Background: an optimization exercise with open tools, aiming at small area. Do not read the settings as production practice. Only simulation tests tie the RTL to the original design; equivalence was not proved. Power figures rest on the tool's default switching activity, not on a simulated workload.

## flow/constraint.sdc

```tcl
create_clock -name core_clock -period 16.0 [get_ports {clk}]
set_input_delay 3.2000 -clock core_clock [delete_from_list [all_inputs] [get_ports {clk}]]
set_output_delay 3.2000 -clock core_clock [all_outputs]
set_load 0.01 [all_outputs]
```

## flow/design.v

```verilog
module alu #(
    parameter DATA_WIDTH = 32
)(
    input  wire [DATA_WIDTH-1:0]    operand_a,       
    input  wire [DATA_WIDTH-1:0]    operand_b,       
    input  wire                     carry_in,        
    input  wire [3:0]               alu_op,          
    output reg  [DATA_WIDTH-1:0]    result,          
    output wire                     flag_n,          
    output wire                     flag_z,          
    output reg                      flag_c,          
    output reg                      flag_v           
);
    wire [DATA_WIDTH-1:0]   not_a;
    wire [DATA_WIDTH-1:0]   not_b;
    wire [DATA_WIDTH:0]     sum_ab;          
    wire [DATA_WIDTH:0]     sum_abc;         
    wire [DATA_WIDTH:0]     diff_ab;         
    wire [DATA_WIDTH:0]     diff_abc;        
    wire [DATA_WIDTH:0]     diff_ba;         
    wire [DATA_WIDTH:0]     diff_bac;        
    wire                    ov_add;          
    wire                    ov_adc;          
    wire                    ov_sub;          
    wire                    ov_sbc;          
    wire                    ov_rsb;          
    wire                    ov_rsc;          
    assign not_a = ~operand_a;
    assign not_b = ~operand_b;
    assign sum_ab  = {1'b0, operand_a} + {1'b0, operand_b};
    assign sum_abc = {1'b0, operand_a} + {1'b0, operand_b} + {{DATA_WIDTH{1'b0}}, carry_in};
    assign diff_ab  = {1'b0, operand_a} + {1'b0, not_b} + {{DATA_WIDTH{1'b0}}, 1'b1};
    assign diff_abc = {1'b0, operand_a} + {1'b0, not_b} + {{DATA_WIDTH{1'b0}}, carry_in};
    assign diff_ba  = {1'b0, operand_b} + {1'b0, not_a} + {{DATA_WIDTH{1'b0}}, 1'b1};
    assign diff_bac = {1'b0, operand_b} + {1'b0, not_a} + {{DATA_WIDTH{1'b0}}, carry_in};
    assign ov_add = (operand_a[DATA_WIDTH-1] == operand_b[DATA_WIDTH-1]) &&
                    (sum_ab[DATA_WIDTH-1] != operand_a[DATA_WIDTH-1]);
    assign ov_adc = (operand_a[DATA_WIDTH-1] == operand_b[DATA_WIDTH-1]) &&
                    (sum_abc[DATA_WIDTH-1] != operand_a[DATA_WIDTH-1]);
    assign ov_sub = (operand_a[DATA_WIDTH-1] != operand_b[DATA_WIDTH-1]) &&
                    (diff_ab[DATA_WIDTH-1] != operand_a[DATA_WIDTH-1]);
    assign ov_sbc = (operand_a[DATA_WIDTH-1] != operand_b[DATA_WIDTH-1]) &&
                    (diff_abc[DATA_WIDTH-1] != operand_a[DATA_WIDTH-1]);
    assign ov_rsb = (operand_b[DATA_WIDTH-1] != operand_a[DATA_WIDTH-1]) &&
                    (diff_ba[DATA_WIDTH-1] != operand_b[DATA_WIDTH-1]);
    assign ov_rsc = (operand_b[DATA_WIDTH-1] != operand_a[DATA_WIDTH-1]) &&
                    (diff_bac[DATA_WIDTH-1] != operand_b[DATA_WIDTH-1]);
    always @(*) begin
        result = {DATA_WIDTH{1'b0}};
        flag_c = carry_in;   
        flag_v = 1'b0;
        case (alu_op)
            4'b0000: begin
                result = operand_a & operand_b;
            end
            4'b0001: begin
                result = operand_a ^ operand_b;
            end
            4'b1100: begin
                result = operand_a | operand_b;
            end
            4'b1110: begin
                result = operand_a & not_b;   
            end
            4'b1101: begin
                result = operand_b;
            end
            4'b1111: begin
                result = not_b;
            end
            4'b0100: begin
                result = sum_ab[DATA_WIDTH-1:0];
                flag_c = sum_ab[DATA_WIDTH];
                flag_v = ov_add;
            end
            4'b0101: begin
                result = sum_abc[DATA_WIDTH-1:0];
                flag_c = sum_abc[DATA_WIDTH];
                flag_v = ov_adc;
            end
            4'b0010: begin
                result = diff_ab[DATA_WIDTH-1:0];
                flag_c = diff_ab[DATA_WIDTH];    
                flag_v = ov_sub;
            end
            4'b0110: begin
                result = diff_abc[DATA_WIDTH-1:0];
                flag_c = diff_abc[DATA_WIDTH];
                flag_v = ov_sbc;
            end
            4'b0011: begin
                result = diff_ba[DATA_WIDTH-1:0];
                flag_c = diff_ba[DATA_WIDTH];
                flag_v = ov_rsb;
            end
            4'b0111: begin
                result = diff_bac[DATA_WIDTH-1:0];
                flag_c = diff_bac[DATA_WIDTH];
                flag_v = ov_rsc;
            end
            4'b1000: begin
                result = operand_a & operand_b;
            end
            4'b1001: begin
                result = operand_a ^ operand_b;
            end
            4'b1010: begin
                result = diff_ab[DATA_WIDTH-1:0];
                flag_c = diff_ab[DATA_WIDTH];
                flag_v = ov_sub;
            end
            4'b1011: begin
                result = sum_ab[DATA_WIDTH-1:0];
                flag_c = sum_ab[DATA_WIDTH];
                flag_v = ov_add;
            end
            default: begin
                result = {DATA_WIDTH{1'b0}};
                flag_c = carry_in;
                flag_v = 1'b0;
            end
        endcase
    end
    assign flag_n = result[DATA_WIDTH-1];
    assign flag_z = (result == {DATA_WIDTH{1'b0}});
endmodule
module barrel_shifter #(
    parameter DATA_WIDTH = 32
)(
    input  wire [DATA_WIDTH-1:0]    data_in,         
    input  wire [4:0]               shift_amount,    
    input  wire [1:0]               shift_type,      
    input  wire                     carry_in,        
    input  wire                     shift_by_reg,    
    output reg  [DATA_WIDTH-1:0]    data_out,        
    output reg                      carry_out        
);
    reg  [DATA_WIDTH-1:0]   lsl_out;
    reg                     lsl_carry;
    reg  [DATA_WIDTH-1:0]   lsr_out;
    reg                     lsr_carry;
    reg  [DATA_WIDTH-1:0]   asr_out;
    reg                     asr_carry;
    reg  [DATA_WIDTH-1:0]   ror_out;
    reg                     ror_carry;
    wire [DATA_WIDTH-1:0]   rrx_out;
    wire                    rrx_carry;
    wire [2*DATA_WIDTH-1:0] ror_extended;
    always @(*) begin
        if (shift_amount == 5'd0) begin
            lsl_out   = data_in;
            lsl_carry = carry_in;
        end else if (shift_amount < 6'd32) begin
            lsl_out   = data_in << shift_amount;
            lsl_carry = data_in[DATA_WIDTH - shift_amount];
        end else if (shift_amount == 6'd32) begin
            lsl_out   = {DATA_WIDTH{1'b0}};
            lsl_carry = data_in[0];
        end else begin
            lsl_out   = {DATA_WIDTH{1'b0}};
            lsl_carry = 1'b0;
        end
    end
    always @(*) begin
        if (shift_amount == 5'd0) begin
            if (shift_by_reg) begin
                lsr_out   = data_in;
                lsr_carry = carry_in;
            end else begin
                lsr_out   = {DATA_WIDTH{1'b0}};
                lsr_carry = data_in[DATA_WIDTH-1];
            end
        end else if (shift_amount < 6'd32) begin
            lsr_out   = data_in >> shift_amount;
            lsr_carry = data_in[shift_amount - 1];
        end else if (shift_amount == 6'd32) begin
            lsr_out   = {DATA_WIDTH{1'b0}};
            lsr_carry = data_in[DATA_WIDTH-1];
        end else begin
            lsr_out   = {DATA_WIDTH{1'b0}};
            lsr_carry = 1'b0;
        end
    end
    always @(*) begin
        if (shift_amount == 5'd0) begin
            if (shift_by_reg) begin
                asr_out   = data_in;
                asr_carry = carry_in;
            end else begin
                asr_out   = {DATA_WIDTH{data_in[DATA_WIDTH-1]}};
                asr_carry = data_in[DATA_WIDTH-1];
            end
        end else if (shift_amount < 6'd32) begin
            asr_out   = $signed(data_in) >>> shift_amount;
            asr_carry = data_in[shift_amount - 1];
        end else begin
            asr_out   = {DATA_WIDTH{data_in[DATA_WIDTH-1]}};
            asr_carry = data_in[DATA_WIDTH-1];
        end
    end
    assign ror_extended = {data_in, data_in};
    always @(*) begin
        if (shift_amount == 5'd0) begin
            if (shift_by_reg) begin
                ror_out   = data_in;
                ror_carry = carry_in;
            end else begin
                ror_out   = rrx_out;
                ror_carry = rrx_carry;
            end
        end else begin
            ror_out   = ror_extended[shift_amount[4:0] +: DATA_WIDTH];
            ror_carry = data_in[(shift_amount[4:0] - 1) & 5'h1F];
        end
    end
    assign rrx_out   = {carry_in, data_in[DATA_WIDTH-1:1]};
    assign rrx_carry = data_in[0];
    always @(*) begin
        case (shift_type)
            2'b00: begin
                data_out  = lsl_out;
                carry_out = lsl_carry;
            end
            2'b01: begin
                data_out  = lsr_out;
                carry_out = lsr_carry;
            end
            2'b10: begin
                data_out  = asr_out;
                carry_out = asr_carry;
            end
            2'b11: begin
                data_out  = ror_out;
                carry_out = ror_carry;
            end
            default: begin
                data_out  = data_in;
                carry_out = carry_in;
            end
        endcase
    end
endmodule
module register_file #(
    parameter DATA_WIDTH = 32,
    parameter ADDR_WIDTH = 4,
    parameter NUM_REGS   = 16
)(
    input  wire                     clk,
    input  wire                     rst_n,
    input  wire [ADDR_WIDTH-1:0]    rd_addr_1,
    output wire [DATA_WIDTH-1:0]    rd_data_1,
    input  wire [ADDR_WIDTH-1:0]    rd_addr_2,
    output wire [DATA_WIDTH-1:0]    rd_data_2,
    input  wire [ADDR_WIDTH-1:0]    rd_addr_3,
    output wire [DATA_WIDTH-1:0]    rd_data_3,
    input  wire                     wr_en,
    input  wire [ADDR_WIDTH-1:0]    wr_addr,
    input  wire [DATA_WIDTH-1:0]    wr_data,
    input  wire [DATA_WIDTH-1:0]    pc               
);
    reg [DATA_WIDTH-1:0] registers [0:NUM_REGS-2];   
    integer i;
    always @(posedge clk or negedge rst_n) begin
        if (!rst_n) begin
            for (i = 0; i < NUM_REGS-1; i = i + 1) begin
                registers[i] <= {DATA_WIDTH{1'b0}};
            end
        end else if (wr_en && (wr_addr != 4'd15)) begin
            registers[wr_addr] <= wr_data;
        end
    end
    wire [DATA_WIDTH-1:0] rd_data_1_raw;
    assign rd_data_1_raw = (rd_addr_1 == 4'd15) ? (pc + 32'd8) :   
                                                  registers[rd_addr_1];
    assign rd_data_1 = (wr_en && (wr_addr == rd_addr_1) && (rd_addr_1 != 4'd15)) ? 
                       wr_data : rd_data_1_raw;
    wire [DATA_WIDTH-1:0] rd_data_2_raw;
    assign rd_data_2_raw = (rd_addr_2 == 4'd15) ? (pc + 32'd8) :
                                                  registers[rd_addr_2];
    assign rd_data_2 = (wr_en && (wr_addr == rd_addr_2) && (rd_addr_2 != 4'd15)) ? 
                       wr_data : rd_data_2_raw;
    wire [DATA_WIDTH-1:0] rd_data_3_raw;
    assign rd_data_3_raw = (rd_addr_3 == 4'd15) ? (pc + 32'd8) :
                                                  registers[rd_addr_3];
    assign rd_data_3 = (wr_en && (wr_addr == rd_addr_3) && (rd_addr_3 != 4'd15)) ? 
                       wr_data : rd_data_3_raw;
endmodule
module decoder (
    input  wire [31:0]              instruction,
    output wire [3:0]               cond,            
    output wire [1:0]               op,              
    output wire [3:0]               opcode,          
    output wire                     imm_flag,        
    output wire                     s_flag,          
    output wire [3:0]               rn,              
    output wire [3:0]               rd,              
    output wire [3:0]               rs,              
    output wire [3:0]               rm,              
    output wire [11:0]              imm12,           
    output wire [23:0]              offset24,        
    output reg                      reg_write,       
    output reg                      mem_read,        
    output reg                      mem_write,       
    output reg                      branch,          
    output reg                      branch_link,     
    output reg                      alu_src,         
    output reg                      mem_to_reg,      
    output reg  [3:0]               alu_op,          
    output reg  [1:0]               shift_type,      
    output reg  [4:0]               shift_amount     
);
    assign cond     = instruction[31:28];
    assign op       = instruction[27:26];
    assign imm_flag = instruction[25];
    assign opcode   = instruction[24:21];
    assign s_flag   = instruction[20];
    assign rn       = instruction[19:16];
    assign rd       = instruction[15:12];
    assign rs       = instruction[11:8];
    assign rm       = instruction[3:0];
    assign imm12    = instruction[11:0];
    assign offset24 = instruction[23:0];
    wire is_data_processing;
    wire is_multiply;
    wire is_load_store;
    wire is_branch;
    wire is_block_transfer;
    assign is_data_processing = (op == 2'b00) && 
                                 !((instruction[7:4] == 4'b1001) && !imm_flag);
    assign is_multiply        = (op == 2'b00) && 
                                 (instruction[7:4] == 4'b1001) && !imm_flag;
    assign is_load_store      = (op == 2'b01);
    assign is_branch          = (op == 2'b10);
    assign is_block_transfer  = (op == 2'b10) && !instruction[25];
    wire ls_load    = instruction[20];
    wire ls_byte    = instruction[22];
    wire ls_pre     = instruction[24];
    wire ls_up      = instruction[23];
    wire ls_wb      = instruction[21];
    wire br_link    = instruction[24];
    always @(*) begin
        reg_write    = 1'b0;
        mem_read     = 1'b0;
        mem_write    = 1'b0;
        branch       = 1'b0;
        branch_link  = 1'b0;
        alu_src      = 1'b0;
        mem_to_reg   = 1'b0;
        alu_op       = 4'b0100;
        shift_type   = 2'b00;
        shift_amount = 5'd0;
        if (is_data_processing) begin
            alu_op   = opcode;
            alu_src  = imm_flag;
            if (!imm_flag) begin
                shift_type   = instruction[6:5];
                shift_amount = instruction[4] ? 5'd0 :   
                                                instruction[11:7];   
            end else begin
                shift_type   = 2'b11;
                shift_amount = {instruction[11:8], 1'b0};   
            end
            case (opcode)
                4'b1000, 4'b1001, 4'b1010, 4'b1011: 
                    reg_write = 1'b0;
                default: 
                    reg_write = 1'b1;
            endcase
        end
        else if (is_multiply) begin
            reg_write = 1'b1;
            alu_op    = 4'b0100;   
        end
        else if (is_load_store) begin
            alu_op   = ls_up ? 4'b0100 : 4'b0010;   
            alu_src  = !imm_flag;   
            if (!imm_flag) begin
                shift_amount = 5'd0;
            end else begin
                shift_type   = instruction[6:5];
                shift_amount = instruction[11:7];
            end
            if (ls_load) begin
                mem_read   = 1'b1;
                mem_to_reg = 1'b1;
                reg_write  = 1'b1;
            end else begin
                mem_write  = 1'b1;
            end
            if (ls_wb || !ls_pre) begin
            end
        end
        else if (is_branch && instruction[25]) begin
            branch      = 1'b1;
            branch_link = br_link;
            if (br_link) begin
                reg_write = 1'b1;
            end
        end
    end
endmodule
module fetch_unit #(
    parameter ADDR_WIDTH = 32,
    parameter DATA_WIDTH = 32
)(
    input  wire                     clk,
    input  wire                     rst_n,
    input  wire                     stall,           
    input  wire                     flush,           
    input  wire                     branch_taken,    
    input  wire [ADDR_WIDTH-1:0]    branch_target,   
    output reg  [ADDR_WIDTH-1:0]    pc,              
    output wire [ADDR_WIDTH-1:0]    pc_next,         
    output wire [ADDR_WIDTH-1:0]    imem_addr,       
    output wire                     imem_rd_en,      
    input  wire [DATA_WIDTH-1:0]    imem_rd_data,    
    input  wire                     imem_rd_valid,   
    output wire [DATA_WIDTH-1:0]    instruction,     
    output wire                     valid            
);
    localparam RESET_VECTOR = 32'h0000_0000;
    assign pc_next = branch_taken ? branch_target : (pc + 32'd4);
    always @(posedge clk or negedge rst_n) begin
        if (!rst_n) begin
            pc <= RESET_VECTOR;
        end else if (flush) begin
            pc <= branch_taken ? branch_target : pc;
        end else if (!stall) begin
            pc <= pc_next;
        end
    end
    assign imem_addr = pc;
    assign imem_rd_en = !stall;
    assign instruction = (flush || !imem_rd_valid) ? 32'hE1A00000 : imem_rd_data;
    assign valid = imem_rd_valid && !flush && !stall;
endmodule
module execute_unit #(
    parameter DATA_WIDTH = 32,
    parameter ADDR_WIDTH = 32
)(
    input  wire                     clk,
    input  wire                     rst_n,
    input  wire [DATA_WIDTH-1:0]    rn_data,         
    input  wire [DATA_WIDTH-1:0]    rm_data,         
    input  wire [DATA_WIDTH-1:0]    rs_data,         
    input  wire [DATA_WIDTH-1:0]    imm_data,        
    input  wire [ADDR_WIDTH-1:0]    pc,              
    input  wire [3:0]               alu_op,          
    input  wire                     alu_src,         
    input  wire [1:0]               shift_type,      
    input  wire [4:0]               shift_amount,    
    input  wire                     carry_in,        
    input  wire [3:0]               cond,            
    input  wire [3:0]               cpsr_flags,      
    input  wire                     branch,          
    input  wire                     branch_link,     
    input  wire [1:0]               forward_a,       
    input  wire [1:0]               forward_b,       
    input  wire [DATA_WIDTH-1:0]    mem_fwd_data,    
    input  wire [DATA_WIDTH-1:0]    wb_fwd_data,     
    output wire [DATA_WIDTH-1:0]    alu_result,      
    output wire [DATA_WIDTH-1:0]    shifted_op,      
    output wire                     alu_n,           
    output wire                     alu_z,           
    output wire                     alu_c,           
    output wire                     alu_v,           
    output wire                     cond_pass,       
    output wire                     branch_taken,    
    output wire [ADDR_WIDTH-1:0]    branch_target    
);
    wire [DATA_WIDTH-1:0]   fwd_rn_data;
    wire [DATA_WIDTH-1:0]   fwd_rm_data;
    wire [DATA_WIDTH-1:0]   shifter_out;
    wire                    shifter_carry;
    wire [DATA_WIDTH-1:0]   alu_operand_a;
    wire [DATA_WIDTH-1:0]   alu_operand_b;
    wire                    alu_carry_in;
    wire                    cpsr_n, cpsr_z, cpsr_c, cpsr_v;
    assign fwd_rn_data = (forward_a == 2'b01) ? mem_fwd_data :
                         (forward_a == 2'b10)  ? wb_fwd_data  :
                                                   rn_data;
    assign fwd_rm_data = (forward_b == 2'b01) ? mem_fwd_data :
                         (forward_b == 2'b10)  ? wb_fwd_data  :
                                                   rm_data;
    wire [4:0] actual_shift_amount;
    assign actual_shift_amount = (shift_amount == 5'd0 && shift_type != 2'b00) ?
                                  rs_data[4:0] : shift_amount;
    barrel_shifter #(
        .DATA_WIDTH(DATA_WIDTH)
    ) u_shifter (
        .data_in        (fwd_rm_data),
        .shift_amount   (actual_shift_amount),
        .shift_type     (shift_type),
        .carry_in       (carry_in),
        .shift_by_reg   (shift_amount == 5'd0),
        .data_out       (shifter_out),
        .carry_out      (shifter_carry)
    );
    assign shifted_op = shifter_out;
    assign alu_operand_a = fwd_rn_data;
    assign alu_operand_b = alu_src ? imm_data : shifter_out;
    wire is_arithmetic;
    assign is_arithmetic = (alu_op == 4'b0100) || (alu_op == 4'b0101) ||
                           (alu_op == 4'b0010) || (alu_op == 4'b0110) ||
                           (alu_op == 4'b0011) || (alu_op == 4'b0111) ||
                           (alu_op == 4'b1010) || (alu_op == 4'b1011);
    assign alu_carry_in = is_arithmetic ? carry_in : shifter_carry;
    wire [DATA_WIDTH-1:0]   alu_result_internal;
    wire                    alu_n_internal, alu_z_internal;
    wire                    alu_c_internal, alu_v_internal;
    alu #(
        .DATA_WIDTH(DATA_WIDTH)
    ) u_alu (
        .operand_a  (alu_operand_a),
        .operand_b  (alu_operand_b),
        .carry_in   (alu_carry_in),
        .alu_op     (alu_op),
        .result     (alu_result_internal),
        .flag_n     (alu_n_internal),
        .flag_z     (alu_z_internal),
        .flag_c     (alu_c_internal),
        .flag_v     (alu_v_internal)
    );
    assign alu_result = alu_result_internal;
    assign alu_n = alu_n_internal;
    assign alu_z = alu_z_internal;
    assign alu_c = is_arithmetic ? alu_c_internal : shifter_carry;
    assign alu_v = is_arithmetic ? alu_v_internal : cpsr_v;   
    assign cpsr_n = cpsr_flags[3];
    assign cpsr_z = cpsr_flags[2];
    assign cpsr_c = cpsr_flags[1];
    assign cpsr_v = cpsr_flags[0];
    reg cond_result;
    always @(*) begin
        case (cond)
            4'b0000: cond_result = cpsr_z;                           
            4'b0001: cond_result = ~cpsr_z;                          
            4'b0010: cond_result = cpsr_c;                           
            4'b0011: cond_result = ~cpsr_c;                          
            4'b0100: cond_result = cpsr_n;                           
            4'b0101: cond_result = ~cpsr_n;                          
            4'b0110: cond_result = cpsr_v;                           
            4'b0111: cond_result = ~cpsr_v;                          
            4'b1000: cond_result = cpsr_c & ~cpsr_z;                 
            4'b1001: cond_result = ~cpsr_c | cpsr_z;                 
            4'b1010: cond_result = (cpsr_n == cpsr_v);               
            4'b1011: cond_result = (cpsr_n != cpsr_v);               
            4'b1100: cond_result = ~cpsr_z & (cpsr_n == cpsr_v);     
            4'b1101: cond_result = cpsr_z | (cpsr_n != cpsr_v);      
            4'b1110: cond_result = 1'b1;                             
            4'b1111: cond_result = 1'b0;                             
            default:  cond_result = 1'b1;
        endcase
    end
    assign cond_pass = cond_result;
    wire [31:0] branch_offset;
    assign branch_offset = {{6{imm_data[23]}}, imm_data[23:0], 2'b00};
    assign branch_target = pc + 32'd8 + branch_offset;
    assign branch_taken  = branch & cond_pass;
endmodule
module memory_unit #(
    parameter DATA_WIDTH = 32,
    parameter ADDR_WIDTH = 32
)(
    input  wire                     clk,
    input  wire                     rst_n,
    input  wire                     mem_read,        
    input  wire                     mem_write,       
    input  wire [1:0]               mem_size,        
    input  wire                     mem_signed,      
    input  wire [ADDR_WIDTH-1:0]    addr,            
    input  wire [DATA_WIDTH-1:0]    write_data,      
    output reg  [DATA_WIDTH-1:0]    read_data,       
    output wire                     mem_stall,       
    output wire [ADDR_WIDTH-1:0]    dmem_addr,       
    output wire [DATA_WIDTH-1:0]    dmem_wr_data,    
    output wire                     dmem_wr_en,      
    output wire                     dmem_rd_en,      
    output wire [3:0]               dmem_byte_en,    
    input  wire [DATA_WIDTH-1:0]    dmem_rd_data,    
    input  wire                     dmem_rd_valid    
);
    wire [1:0] byte_offset;
    reg  [3:0] byte_enable;
    reg  [DATA_WIDTH-1:0] aligned_write_data;
    wire [DATA_WIDTH-1:0] raw_read_data;
    assign byte_offset = addr[1:0];
    always @(*) begin
        case (mem_size)
            2'b00: begin
                case (byte_offset)
                    2'b00: byte_enable = 4'b0001;
                    2'b01: byte_enable = 4'b0010;
                    2'b10: byte_enable = 4'b0100;
                    2'b11: byte_enable = 4'b1000;
                endcase
            end
            2'b01: begin
                case (byte_offset[1])
                    1'b0: byte_enable = 4'b0011;
                    1'b1: byte_enable = 4'b1100;
                endcase
            end
            default: begin
                byte_enable = 4'b1111;
            end
        endcase
    end
    always @(*) begin
        case (mem_size)
            2'b00: begin
                case (byte_offset)
                    2'b00: aligned_write_data = {24'b0, write_data[7:0]};
                    2'b01: aligned_write_data = {16'b0, write_data[7:0], 8'b0};
                    2'b10: aligned_write_data = {8'b0, write_data[7:0], 16'b0};
                    2'b11: aligned_write_data = {write_data[7:0], 24'b0};
                endcase
            end
            2'b01: begin
                case (byte_offset[1])
                    1'b0: aligned_write_data = {16'b0, write_data[15:0]};
                    1'b1: aligned_write_data = {write_data[15:0], 16'b0};
                endcase
            end
            default: begin
                aligned_write_data = write_data;
            end
        endcase
    end
    assign raw_read_data = dmem_rd_data;
    always @(*) begin
        case (mem_size)
            2'b00: begin
                case (byte_offset)
                    2'b00: read_data = mem_signed ? {{24{raw_read_data[7]}}, raw_read_data[7:0]} :
                                                    {24'b0, raw_read_data[7:0]};
                    2'b01: read_data = mem_signed ? {{24{raw_read_data[15]}}, raw_read_data[15:8]} :
                                                    {24'b0, raw_read_data[15:8]};
                    2'b10: read_data = mem_signed ? {{24{raw_read_data[23]}}, raw_read_data[23:16]} :
                                                    {24'b0, raw_read_data[23:16]};
                    2'b11: read_data = mem_signed ? {{24{raw_read_data[31]}}, raw_read_data[31:24]} :
                                                    {24'b0, raw_read_data[31:24]};
                endcase
            end
            2'b01: begin
                case (byte_offset[1])
                    1'b0: read_data = mem_signed ? {{16{raw_read_data[15]}}, raw_read_data[15:0]} :
                                                   {16'b0, raw_read_data[15:0]};
                    1'b1: read_data = mem_signed ? {{16{raw_read_data[31]}}, raw_read_data[31:16]} :
                                                   {16'b0, raw_read_data[31:16]};
                endcase
            end
            default: begin
                read_data = raw_read_data;
            end
        endcase
    end
    assign dmem_addr = {addr[ADDR_WIDTH-1:2], 2'b00};
    assign dmem_wr_data = aligned_write_data;
    assign dmem_wr_en   = mem_write;
    assign dmem_rd_en   = mem_read;
    assign dmem_byte_en = byte_enable;
    assign mem_stall = mem_read && !dmem_rd_valid;
endmodule
module hazard_unit (
    input  wire                     clk,
    input  wire                     rst_n,
    input  wire [3:0]               id_rn,           
    input  wire [3:0]               id_rm,           
    input  wire [3:0]               id_rs,           
    input  wire                     id_branch,       
    input  wire [3:0]               ex_rd,           
    input  wire                     ex_mem_read,     
    input  wire                     ex_reg_write,    
    input  wire [3:0]               mem_rd,          
    input  wire                     mem_reg_write,   
    input  wire                     branch_taken,    
    output reg                      stall_if,        
    output reg                      stall_id,        
    output reg                      flush_if,        
    output reg                      flush_id,        
    output reg                      flush_ex         
);
    wire load_use_hazard;
    assign load_use_hazard = ex_mem_read && ex_reg_write && (ex_rd != 4'd0) &&
                             ((ex_rd == id_rn) || (ex_rd == id_rm) || (ex_rd == id_rs));
    wire branch_hazard;
    assign branch_hazard = branch_taken;
    always @(*) begin
        stall_if = 1'b0;
        stall_id = 1'b0;
        flush_if = 1'b0;
        flush_id = 1'b0;
        flush_ex = 1'b0;
        if (load_use_hazard) begin
            stall_if = 1'b1;
            stall_id = 1'b1;
            flush_ex = 1'b1;   
        end
        if (branch_hazard) begin
            flush_if = 1'b1;
            flush_id = 1'b1;
            stall_if = 1'b0;
            stall_id = 1'b0;
        end
    end
endmodule
module forwarding_unit (
    input  wire [3:0]               ex_rn,           
    input  wire [3:0]               ex_rm,           
    input  wire [3:0]               mem_rd,          
    input  wire                     mem_reg_write,   
    input  wire [3:0]               wb_rd,           
    input  wire                     wb_reg_write,    
    output reg  [1:0]               forward_a,       
    output reg  [1:0]               forward_b        
);
    always @(*) begin
        forward_a = 2'b00;
        if (mem_reg_write && 
            (mem_rd != 4'd0) &&      
            (mem_rd != 4'd15) &&     
            (mem_rd == ex_rn)) begin
            forward_a = 2'b01;
        end
        else if (wb_reg_write && 
                 (wb_rd != 4'd0) &&
                 (wb_rd != 4'd15) &&
                 (wb_rd == ex_rn)) begin
            forward_a = 2'b10;
        end
    end
    always @(*) begin
        forward_b = 2'b00;
        if (mem_reg_write && 
            (mem_rd != 4'd0) &&
            (mem_rd != 4'd15) &&
            (mem_rd == ex_rm)) begin
            forward_b = 2'b01;
        end
        else if (wb_reg_write && 
                 (wb_rd != 4'd0) &&
                 (wb_rd != 4'd15) &&
                 (wb_rd == ex_rm)) begin
            forward_b = 2'b10;
        end
    end
endmodule
module cortex_a9_top #(
    parameter DATA_WIDTH = 32,
    parameter ADDR_WIDTH = 32
)(
    input  wire                     clk,             
    input  wire                     rst_n,           
    output wire [ADDR_WIDTH-1:0]    imem_addr,       
    output wire                     imem_rd_en,      
    input  wire [DATA_WIDTH-1:0]    imem_rd_data,    
    input  wire                     imem_rd_valid,   
    output wire [ADDR_WIDTH-1:0]    dmem_addr,       
    output wire [DATA_WIDTH-1:0]    dmem_wr_data,    
    output wire                     dmem_wr_en,      
    output wire                     dmem_rd_en,      
    output wire [3:0]               dmem_byte_en,    
    input  wire [DATA_WIDTH-1:0]    dmem_rd_data,    
    input  wire                     dmem_rd_valid,   
    input  wire                     irq_n,           
    input  wire                     fiq_n,           
    output wire [ADDR_WIDTH-1:0]    debug_pc,        
    output wire [DATA_WIDTH-1:0]    debug_instr,     
    output wire [3:0]               debug_cpsr_flags,  
    output wire                     debug_halted     
);
    wire [ADDR_WIDTH-1:0]   if_pc;               
    wire [ADDR_WIDTH-1:0]   if_pc_next;          
    wire [DATA_WIDTH-1:0]   if_instruction;      
    wire                    if_valid;            
    reg  [ADDR_WIDTH-1:0]   id_pc_r;
    reg  [DATA_WIDTH-1:0]   id_instruction_r;
    reg                     id_valid_r;
    wire [3:0]              id_cond;             
    wire [1:0]              id_op;               
    wire [3:0]              id_opcode;           
    wire                    id_imm_flag;         
    wire                    id_s_flag;           
    wire [3:0]              id_rn;               
    wire [3:0]              id_rd;               
    wire [3:0]              id_rs;               
    wire [3:0]              id_rm;               
    wire [11:0]             id_imm12;            
    wire [23:0]             id_offset24;         
    wire [DATA_WIDTH-1:0]   id_rn_data;          
    wire [DATA_WIDTH-1:0]   id_rm_data;          
    wire [DATA_WIDTH-1:0]   id_rs_data;          
    wire                    id_reg_write;        
    wire                    id_mem_read;         
    wire                    id_mem_write;        
    wire                    id_branch;           
    wire                    id_branch_link;      
    wire                    id_alu_src;          
    wire                    id_mem_to_reg;       
    wire [3:0]              id_alu_op;           
    wire [1:0]              id_shift_type;       
    wire [4:0]              id_shift_amount;     
    reg  [ADDR_WIDTH-1:0]   ex_pc_r;
    reg  [DATA_WIDTH-1:0]   ex_rn_data_r;
    reg  [DATA_WIDTH-1:0]   ex_rm_data_r;
    reg  [DATA_WIDTH-1:0]   ex_rs_data_r;
    reg  [DATA_WIDTH-1:0]   ex_imm_ext_r;
    reg  [3:0]              ex_rd_r;
    reg  [3:0]              ex_rn_addr_r;
    reg  [3:0]              ex_rm_addr_r;
    reg                     ex_reg_write_r;
    reg                     ex_mem_read_r;
    reg                     ex_mem_write_r;
    reg                     ex_branch_r;
    reg                     ex_branch_link_r;
    reg                     ex_alu_src_r;
    reg                     ex_mem_to_reg_r;
    reg                     ex_s_flag_r;
    reg  [3:0]              ex_alu_op_r;
    reg  [1:0]              ex_shift_type_r;
    reg  [4:0]              ex_shift_amount_r;
    reg  [3:0]              ex_cond_r;
    reg                     ex_valid_r;
    wire [DATA_WIDTH-1:0]   ex_alu_operand_a;    
    wire [DATA_WIDTH-1:0]   ex_alu_operand_b;    
    wire [DATA_WIDTH-1:0]   ex_shifted_operand;  
    wire [DATA_WIDTH-1:0]   ex_alu_result;       
    wire                    ex_alu_n;            
    wire                    ex_alu_z;            
    wire                    ex_alu_c;            
    wire                    ex_alu_v;            
    wire                    ex_cond_pass;        
    wire                    ex_branch_taken;     
    wire [ADDR_WIDTH-1:0]   ex_branch_target;    
    reg  [DATA_WIDTH-1:0]   mem_alu_result_r;
    reg  [DATA_WIDTH-1:0]   mem_write_data_r;
    reg  [3:0]              mem_rd_r;
    reg                     mem_reg_write_r;
    reg                     mem_mem_read_r;
    reg                     mem_mem_write_r;
    reg                     mem_mem_to_reg_r;
    reg                     mem_valid_r;
    wire [DATA_WIDTH-1:0]   mem_read_data;       
    reg  [DATA_WIDTH-1:0]   wb_alu_result_r;
    reg  [DATA_WIDTH-1:0]   wb_mem_data_r;
    reg  [3:0]              wb_rd_r;
    reg                     wb_reg_write_r;
    reg                     wb_mem_to_reg_r;
    reg                     wb_valid_r;
    wire [DATA_WIDTH-1:0]   wb_write_data;       
    wire                    stall_if;            
    wire                    stall_id;            
    wire                    flush_if;            
    wire                    flush_id;            
    wire                    flush_ex;            
    wire [1:0]              forward_a;           
    wire [1:0]              forward_b;           
    reg  [31:0]             cpsr_r;
    wire                    cpsr_n, cpsr_z, cpsr_c, cpsr_v;
    fetch_unit #(
        .ADDR_WIDTH     (ADDR_WIDTH),
        .DATA_WIDTH     (DATA_WIDTH)
    ) u_fetch_unit (
        .clk            (clk),
        .rst_n          (rst_n),
        .stall          (stall_if),
        .flush          (flush_if),
        .branch_taken   (ex_branch_taken),
        .branch_target  (ex_branch_target),
        .pc             (if_pc),
        .pc_next        (if_pc_next),
        .imem_addr      (imem_addr),
        .imem_rd_en     (imem_rd_en),
        .imem_rd_data   (imem_rd_data),
        .imem_rd_valid  (imem_rd_valid),
        .instruction    (if_instruction),
        .valid          (if_valid)
    );
    always @(posedge clk or negedge rst_n) begin
        if (!rst_n) begin
            id_pc_r          <= {ADDR_WIDTH{1'b0}};
            id_instruction_r <= 32'hE1A00000;
            id_valid_r       <= 1'b0;
        end else if (flush_id) begin
            id_pc_r          <= {ADDR_WIDTH{1'b0}};
            id_instruction_r <= 32'hE1A00000;
            id_valid_r       <= 1'b0;
        end else if (!stall_id) begin
            id_pc_r          <= if_pc;
            id_instruction_r <= if_instruction;
            id_valid_r       <= if_valid;
        end
    end
    decoder u_decoder (
        .instruction    (id_instruction_r),
        .cond           (id_cond),
        .op             (id_op),
        .opcode         (id_opcode),
        .imm_flag       (id_imm_flag),
        .s_flag         (id_s_flag),
        .rn             (id_rn),
        .rd             (id_rd),
        .rs             (id_rs),
        .rm             (id_rm),
        .imm12          (id_imm12),
        .offset24       (id_offset24),
        .reg_write      (id_reg_write),
        .mem_read       (id_mem_read),
        .mem_write      (id_mem_write),
        .branch         (id_branch),
        .branch_link    (id_branch_link),
        .alu_src        (id_alu_src),
        .mem_to_reg     (id_mem_to_reg),
        .alu_op         (id_alu_op),
        .shift_type     (id_shift_type),
        .shift_amount   (id_shift_amount)
    );
    register_file #(
        .DATA_WIDTH     (DATA_WIDTH),
        .ADDR_WIDTH     (4),
        .NUM_REGS       (16)
    ) u_register_file (
        .clk            (clk),
        .rst_n          (rst_n),
        .rd_addr_1      (id_rn),
        .rd_addr_2      (id_rm),
        .rd_addr_3      (id_rs),
        .rd_data_1      (id_rn_data),
        .rd_data_2      (id_rm_data),
        .rd_data_3      (id_rs_data),
        .wr_en          (wb_reg_write_r & wb_valid_r),
        .wr_addr        (wb_rd_r),
        .wr_data        (wb_write_data),
        .pc             (if_pc)
    );
    always @(posedge clk or negedge rst_n) begin
        if (!rst_n) begin
            ex_pc_r           <= {ADDR_WIDTH{1'b0}};
            ex_rn_data_r      <= {DATA_WIDTH{1'b0}};
            ex_rm_data_r      <= {DATA_WIDTH{1'b0}};
            ex_rs_data_r      <= {DATA_WIDTH{1'b0}};
            ex_imm_ext_r      <= {DATA_WIDTH{1'b0}};
            ex_rd_r           <= 4'b0;
            ex_rn_addr_r      <= 4'b0;
            ex_rm_addr_r      <= 4'b0;
            ex_reg_write_r    <= 1'b0;
            ex_mem_read_r     <= 1'b0;
            ex_mem_write_r    <= 1'b0;
            ex_branch_r       <= 1'b0;
            ex_branch_link_r  <= 1'b0;
            ex_alu_src_r      <= 1'b0;
            ex_mem_to_reg_r   <= 1'b0;
            ex_s_flag_r       <= 1'b0;
            ex_alu_op_r       <= 4'b0;
            ex_shift_type_r   <= 2'b0;
            ex_shift_amount_r <= 5'b0;
            ex_cond_r         <= 4'b1110;
            ex_valid_r        <= 1'b0;
        end else if (flush_ex) begin
            ex_reg_write_r    <= 1'b0;
            ex_mem_read_r     <= 1'b0;
            ex_mem_write_r    <= 1'b0;
            ex_branch_r       <= 1'b0;
            ex_valid_r        <= 1'b0;
        end else if (!stall_id) begin
            ex_pc_r           <= id_pc_r;
            ex_rn_data_r      <= id_rn_data;
            ex_rm_data_r      <= id_rm_data;
            ex_rs_data_r      <= id_rs_data;
            ex_imm_ext_r      <= {{20{id_imm12[11]}}, id_imm12};   
            ex_rd_r           <= id_rd;
            ex_rn_addr_r      <= id_rn;
            ex_rm_addr_r      <= id_rm;
            ex_reg_write_r    <= id_reg_write;
            ex_mem_read_r     <= id_mem_read;
            ex_mem_write_r    <= id_mem_write;
            ex_branch_r       <= id_branch;
            ex_branch_link_r  <= id_branch_link;
            ex_alu_src_r      <= id_alu_src;
            ex_mem_to_reg_r   <= id_mem_to_reg;
            ex_s_flag_r       <= id_s_flag;
            ex_alu_op_r       <= id_alu_op;
            ex_shift_type_r   <= id_shift_type;
            ex_shift_amount_r <= id_shift_amount;
            ex_cond_r         <= id_cond;
            ex_valid_r        <= id_valid_r;
        end
    end
    execute_unit #(
        .DATA_WIDTH     (DATA_WIDTH),
        .ADDR_WIDTH     (ADDR_WIDTH)
    ) u_execute_unit (
        .clk            (clk),
        .rst_n          (rst_n),
        .rn_data        (ex_rn_data_r),
        .rm_data        (ex_rm_data_r),
        .rs_data        (ex_rs_data_r),
        .imm_data       (ex_imm_ext_r),
        .pc             (ex_pc_r),
        .alu_op         (ex_alu_op_r),
        .alu_src        (ex_alu_src_r),
        .shift_type     (ex_shift_type_r),
        .shift_amount   (ex_shift_amount_r),
        .carry_in       (cpsr_c),
        .cond           (ex_cond_r),
        .cpsr_flags     ({cpsr_n, cpsr_z, cpsr_c, cpsr_v}),
        .branch         (ex_branch_r),
        .branch_link    (ex_branch_link_r),
        .forward_a      (forward_a),
        .forward_b      (forward_b),
        .mem_fwd_data   (mem_alu_result_r),
        .wb_fwd_data    (wb_write_data),
        .alu_result     (ex_alu_result),
        .shifted_op     (ex_shifted_operand),
        .alu_n          (ex_alu_n),
        .alu_z          (ex_alu_z),
        .alu_c          (ex_alu_c),
        .alu_v          (ex_alu_v),
        .cond_pass      (ex_cond_pass),
        .branch_taken   (ex_branch_taken),
        .branch_target  (ex_branch_target)
    );
    always @(posedge clk or negedge rst_n) begin
        if (!rst_n) begin
            mem_alu_result_r  <= {DATA_WIDTH{1'b0}};
            mem_write_data_r  <= {DATA_WIDTH{1'b0}};
            mem_rd_r          <= 4'b0;
            mem_reg_write_r   <= 1'b0;
            mem_mem_read_r    <= 1'b0;
            mem_mem_write_r   <= 1'b0;
            mem_mem_to_reg_r  <= 1'b0;
            mem_valid_r       <= 1'b0;
        end else begin
            mem_alu_result_r  <= ex_alu_result;
            mem_write_data_r  <= ex_rm_data_r;   
            mem_rd_r          <= ex_rd_r;
            mem_reg_write_r   <= ex_reg_write_r & ex_cond_pass;
            mem_mem_read_r    <= ex_mem_read_r & ex_cond_pass;
            mem_mem_write_r   <= ex_mem_write_r & ex_cond_pass;
            mem_mem_to_reg_r  <= ex_mem_to_reg_r;
            mem_valid_r       <= ex_valid_r & ex_cond_pass;
        end
    end
    memory_unit #(
        .DATA_WIDTH     (DATA_WIDTH),
        .ADDR_WIDTH     (ADDR_WIDTH)
    ) u_memory_unit (
        .clk            (clk),
        .rst_n          (rst_n),
        .mem_read       (mem_mem_read_r),
        .mem_write      (mem_mem_write_r),
        .mem_size       (2'b10),             
        .mem_signed     (1'b0),              
        .addr           (mem_alu_result_r),
        .write_data     (mem_write_data_r),
        .read_data      (mem_read_data),
        .mem_stall      (),                  
        .dmem_addr      (dmem_addr),
        .dmem_wr_data   (dmem_wr_data),
        .dmem_wr_en     (dmem_wr_en),
        .dmem_rd_en     (dmem_rd_en),
        .dmem_byte_en   (dmem_byte_en),
        .dmem_rd_data   (dmem_rd_data),
        .dmem_rd_valid  (dmem_rd_valid)
    );
    always @(posedge clk or negedge rst_n) begin
        if (!rst_n) begin
            wb_alu_result_r   <= {DATA_WIDTH{1'b0}};
            wb_mem_data_r     <= {DATA_WIDTH{1'b0}};
            wb_rd_r           <= 4'b0;
            wb_reg_write_r    <= 1'b0;
            wb_mem_to_reg_r   <= 1'b0;
            wb_valid_r        <= 1'b0;
        end else begin
            wb_alu_result_r   <= mem_alu_result_r;
            wb_mem_data_r     <= mem_read_data;
            wb_rd_r           <= mem_rd_r;
            wb_reg_write_r    <= mem_reg_write_r;
            wb_mem_to_reg_r   <= mem_mem_to_reg_r;
            wb_valid_r        <= mem_valid_r;
        end
    end
    assign wb_write_data = wb_mem_to_reg_r ? wb_mem_data_r : wb_alu_result_r;
    hazard_unit u_hazard_unit (
        .clk            (clk),
        .rst_n          (rst_n),
        .id_rn          (id_rn),
        .id_rm          (id_rm),
        .id_rs          (id_rs),
        .id_branch      (id_branch),
        .ex_rd          (ex_rd_r),
        .ex_mem_read    (ex_mem_read_r),
        .ex_reg_write   (ex_reg_write_r),
        .mem_rd         (mem_rd_r),
        .mem_reg_write  (mem_reg_write_r),
        .branch_taken   (ex_branch_taken),
        .stall_if       (stall_if),
        .stall_id       (stall_id),
        .flush_if       (flush_if),
        .flush_id       (flush_id),
        .flush_ex       (flush_ex)
    );
    forwarding_unit u_forwarding_unit (
        .ex_rn          (ex_rn_addr_r),
        .ex_rm          (ex_rm_addr_r),
        .mem_rd         (mem_rd_r),
        .mem_reg_write  (mem_reg_write_r),
        .wb_rd          (wb_rd_r),
        .wb_reg_write   (wb_reg_write_r),
        .forward_a      (forward_a),
        .forward_b      (forward_b)
    );
    assign cpsr_n = cpsr_r[31];
    assign cpsr_z = cpsr_r[30];
    assign cpsr_c = cpsr_r[29];
    assign cpsr_v = cpsr_r[28];
    always @(posedge clk or negedge rst_n) begin
        if (!rst_n) begin
            cpsr_r <= {24'b0, 1'b1, 1'b1, 1'b0, 5'b10011};   
        end else if (ex_valid_r && ex_s_flag_r && ex_cond_pass) begin
            cpsr_r[31] <= ex_alu_n;
            cpsr_r[30] <= ex_alu_z;
            cpsr_r[29] <= ex_alu_c;
            cpsr_r[28] <= ex_alu_v;
        end
    end
    assign debug_pc         = if_pc;
    assign debug_instr      = id_instruction_r;
    assign debug_cpsr_flags = {cpsr_n, cpsr_z, cpsr_c, cpsr_v};
    assign debug_halted     = 1'b0;   
endmodule
```

## flow/run.sh

```bash
#!/bin/bash
# synth_recipe.tcl (not shown) runs the flow's synth.tcl, then flattens the netlist and writes it again
# the make line also repeats each setting of config.mk as NAME=value (left out here)
make -C /OpenROAD-flow-scripts/flow DESIGN_CONFIG=/design/flow/config.mk WORK_HOME=/design/flow/orfs CLKGATE_MAP_FILE= SYNTH_SCRIPT=/design/flow/synth_recipe.tcl finish
```

## flow/config.mk

```make
export PLATFORM = sky130hd
export DESIGN_NAME = cortex_a9_top
export DESIGN_NICKNAME = cortex_a9_top
export VERILOG_FILES = /design/flow/design.v
export SDC_FILE = /design/flow/constraint.sdc
export NUM_CORES = 4
export LEC_CHECK = 0
export CAP_MARGIN = 20
export CORE_MARGIN = 2
export CORE_UTILIZATION = 40
export PLACE_DENSITY = 0.6
export SLEW_MARGIN = 20
```

==> impl_metrics.csv <==
group,metric,value,unit
status,status,"no timing/DRC/antenna violations",
critical_path,reg2reg_depth,27,
die,core,163000,sq um
logic_synthesis,synthArstFlopShare,100,%
logic_synthesis,synth_top_area_share,32.9,%
cells_and_area,largest_class,"multi-input combinational cells",
global_routing,antenna_found_initial,30,
die,io_pins,242,
power,fin_total_pwr,15.0,mW
hold_path,worstHoldEndpoint,"wb_mem_to_reg_r",
hold_path,min_path_cells,0,
cells_and_area,buffers_excl_clock,590,
clock_network,cts_setup_buffers,0,
logic_synthesis,syn_inst,8298,
cells_and_area,fin_nets,8509,
cells_and_area,nMultiInputCombCells,6516,
clock_network,cts_hold_buf,0,
clock_network,insertion_delay,0.73,ns
routing,wl_per_cell,36.9,microns
global_routing,track_usage,44.7,%
sta,hold_violations,0,
placed_design,dpl.hpwl,276,mm
critical_path,r2r-start,"wb_rd_r[1]",
placed_design,place_area,70500,sq um
critical_path,required,16.61,ns
critical_path,crit_family,"compound AO/OA/AOI/OAI gates",
clock_network,cts_buffers,92,
critical_path,cp.depth,27,
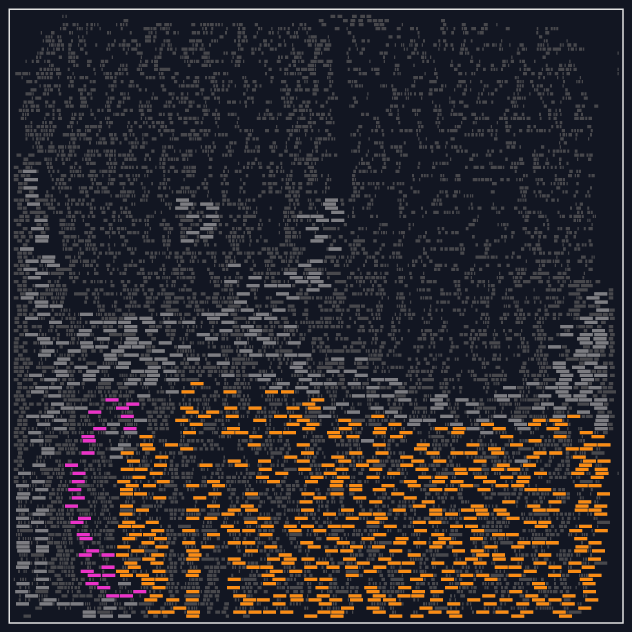
(images/by_instance.png)
(1.5 px per micron)
| color | scope | sequential cells |
|---|---|---|
| magenta | u_fetch_unit | 32 |
| orange | u_register_file | 480 |
not colored: 357
final std cells w/o fill: 10500
die area: 167000 sq um
Core Util, Final: 45.4%

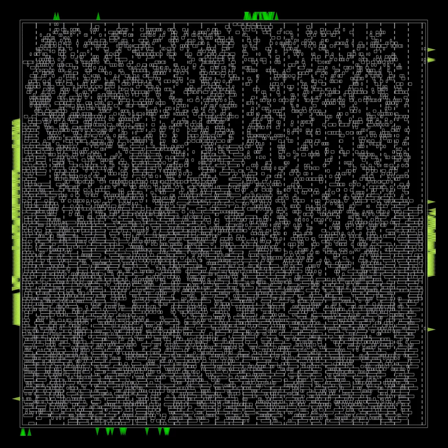
(images/placement.png)
Tapcells: 2175
fillers: 16400

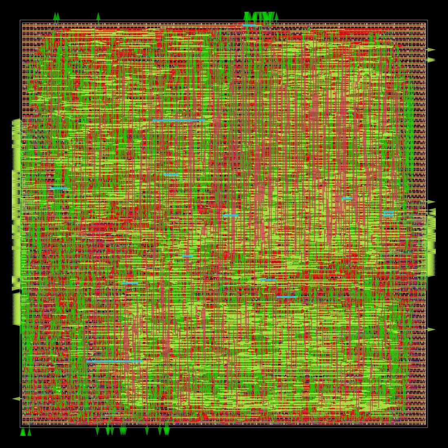
(images/routing.png)
Met3 Wirelength: 54.3 mm
Metal-1 WL: 150 mm

## port drivers added, routing unchanged
In the flow no input, the clock included, has a driving cell. The finished layout below was timed again as built, in two steps.
Step 1, drivers: a clkbuf_16 drives clk and a buf_2 each remaining input, both assumed.
Step 2 also shifts input and output timing later by t, the mid clock arrival at the registers, as if the neighbouring blocks saw the same clock.
a / b / c = ideal / step 1 / step 2; a / b = the first two.
t, ns: 0.768
setup WS [ns]: 2.423 / 2.423 / 2.423
worst slew at a driven data input, ns: 0.13
cell pins on the clock port's net: 1
After both steps setup and hold are still met in this run. For this run, drivers alone change the setup slack by 0.000 ns; drivers and shift together by 0.000 ns.
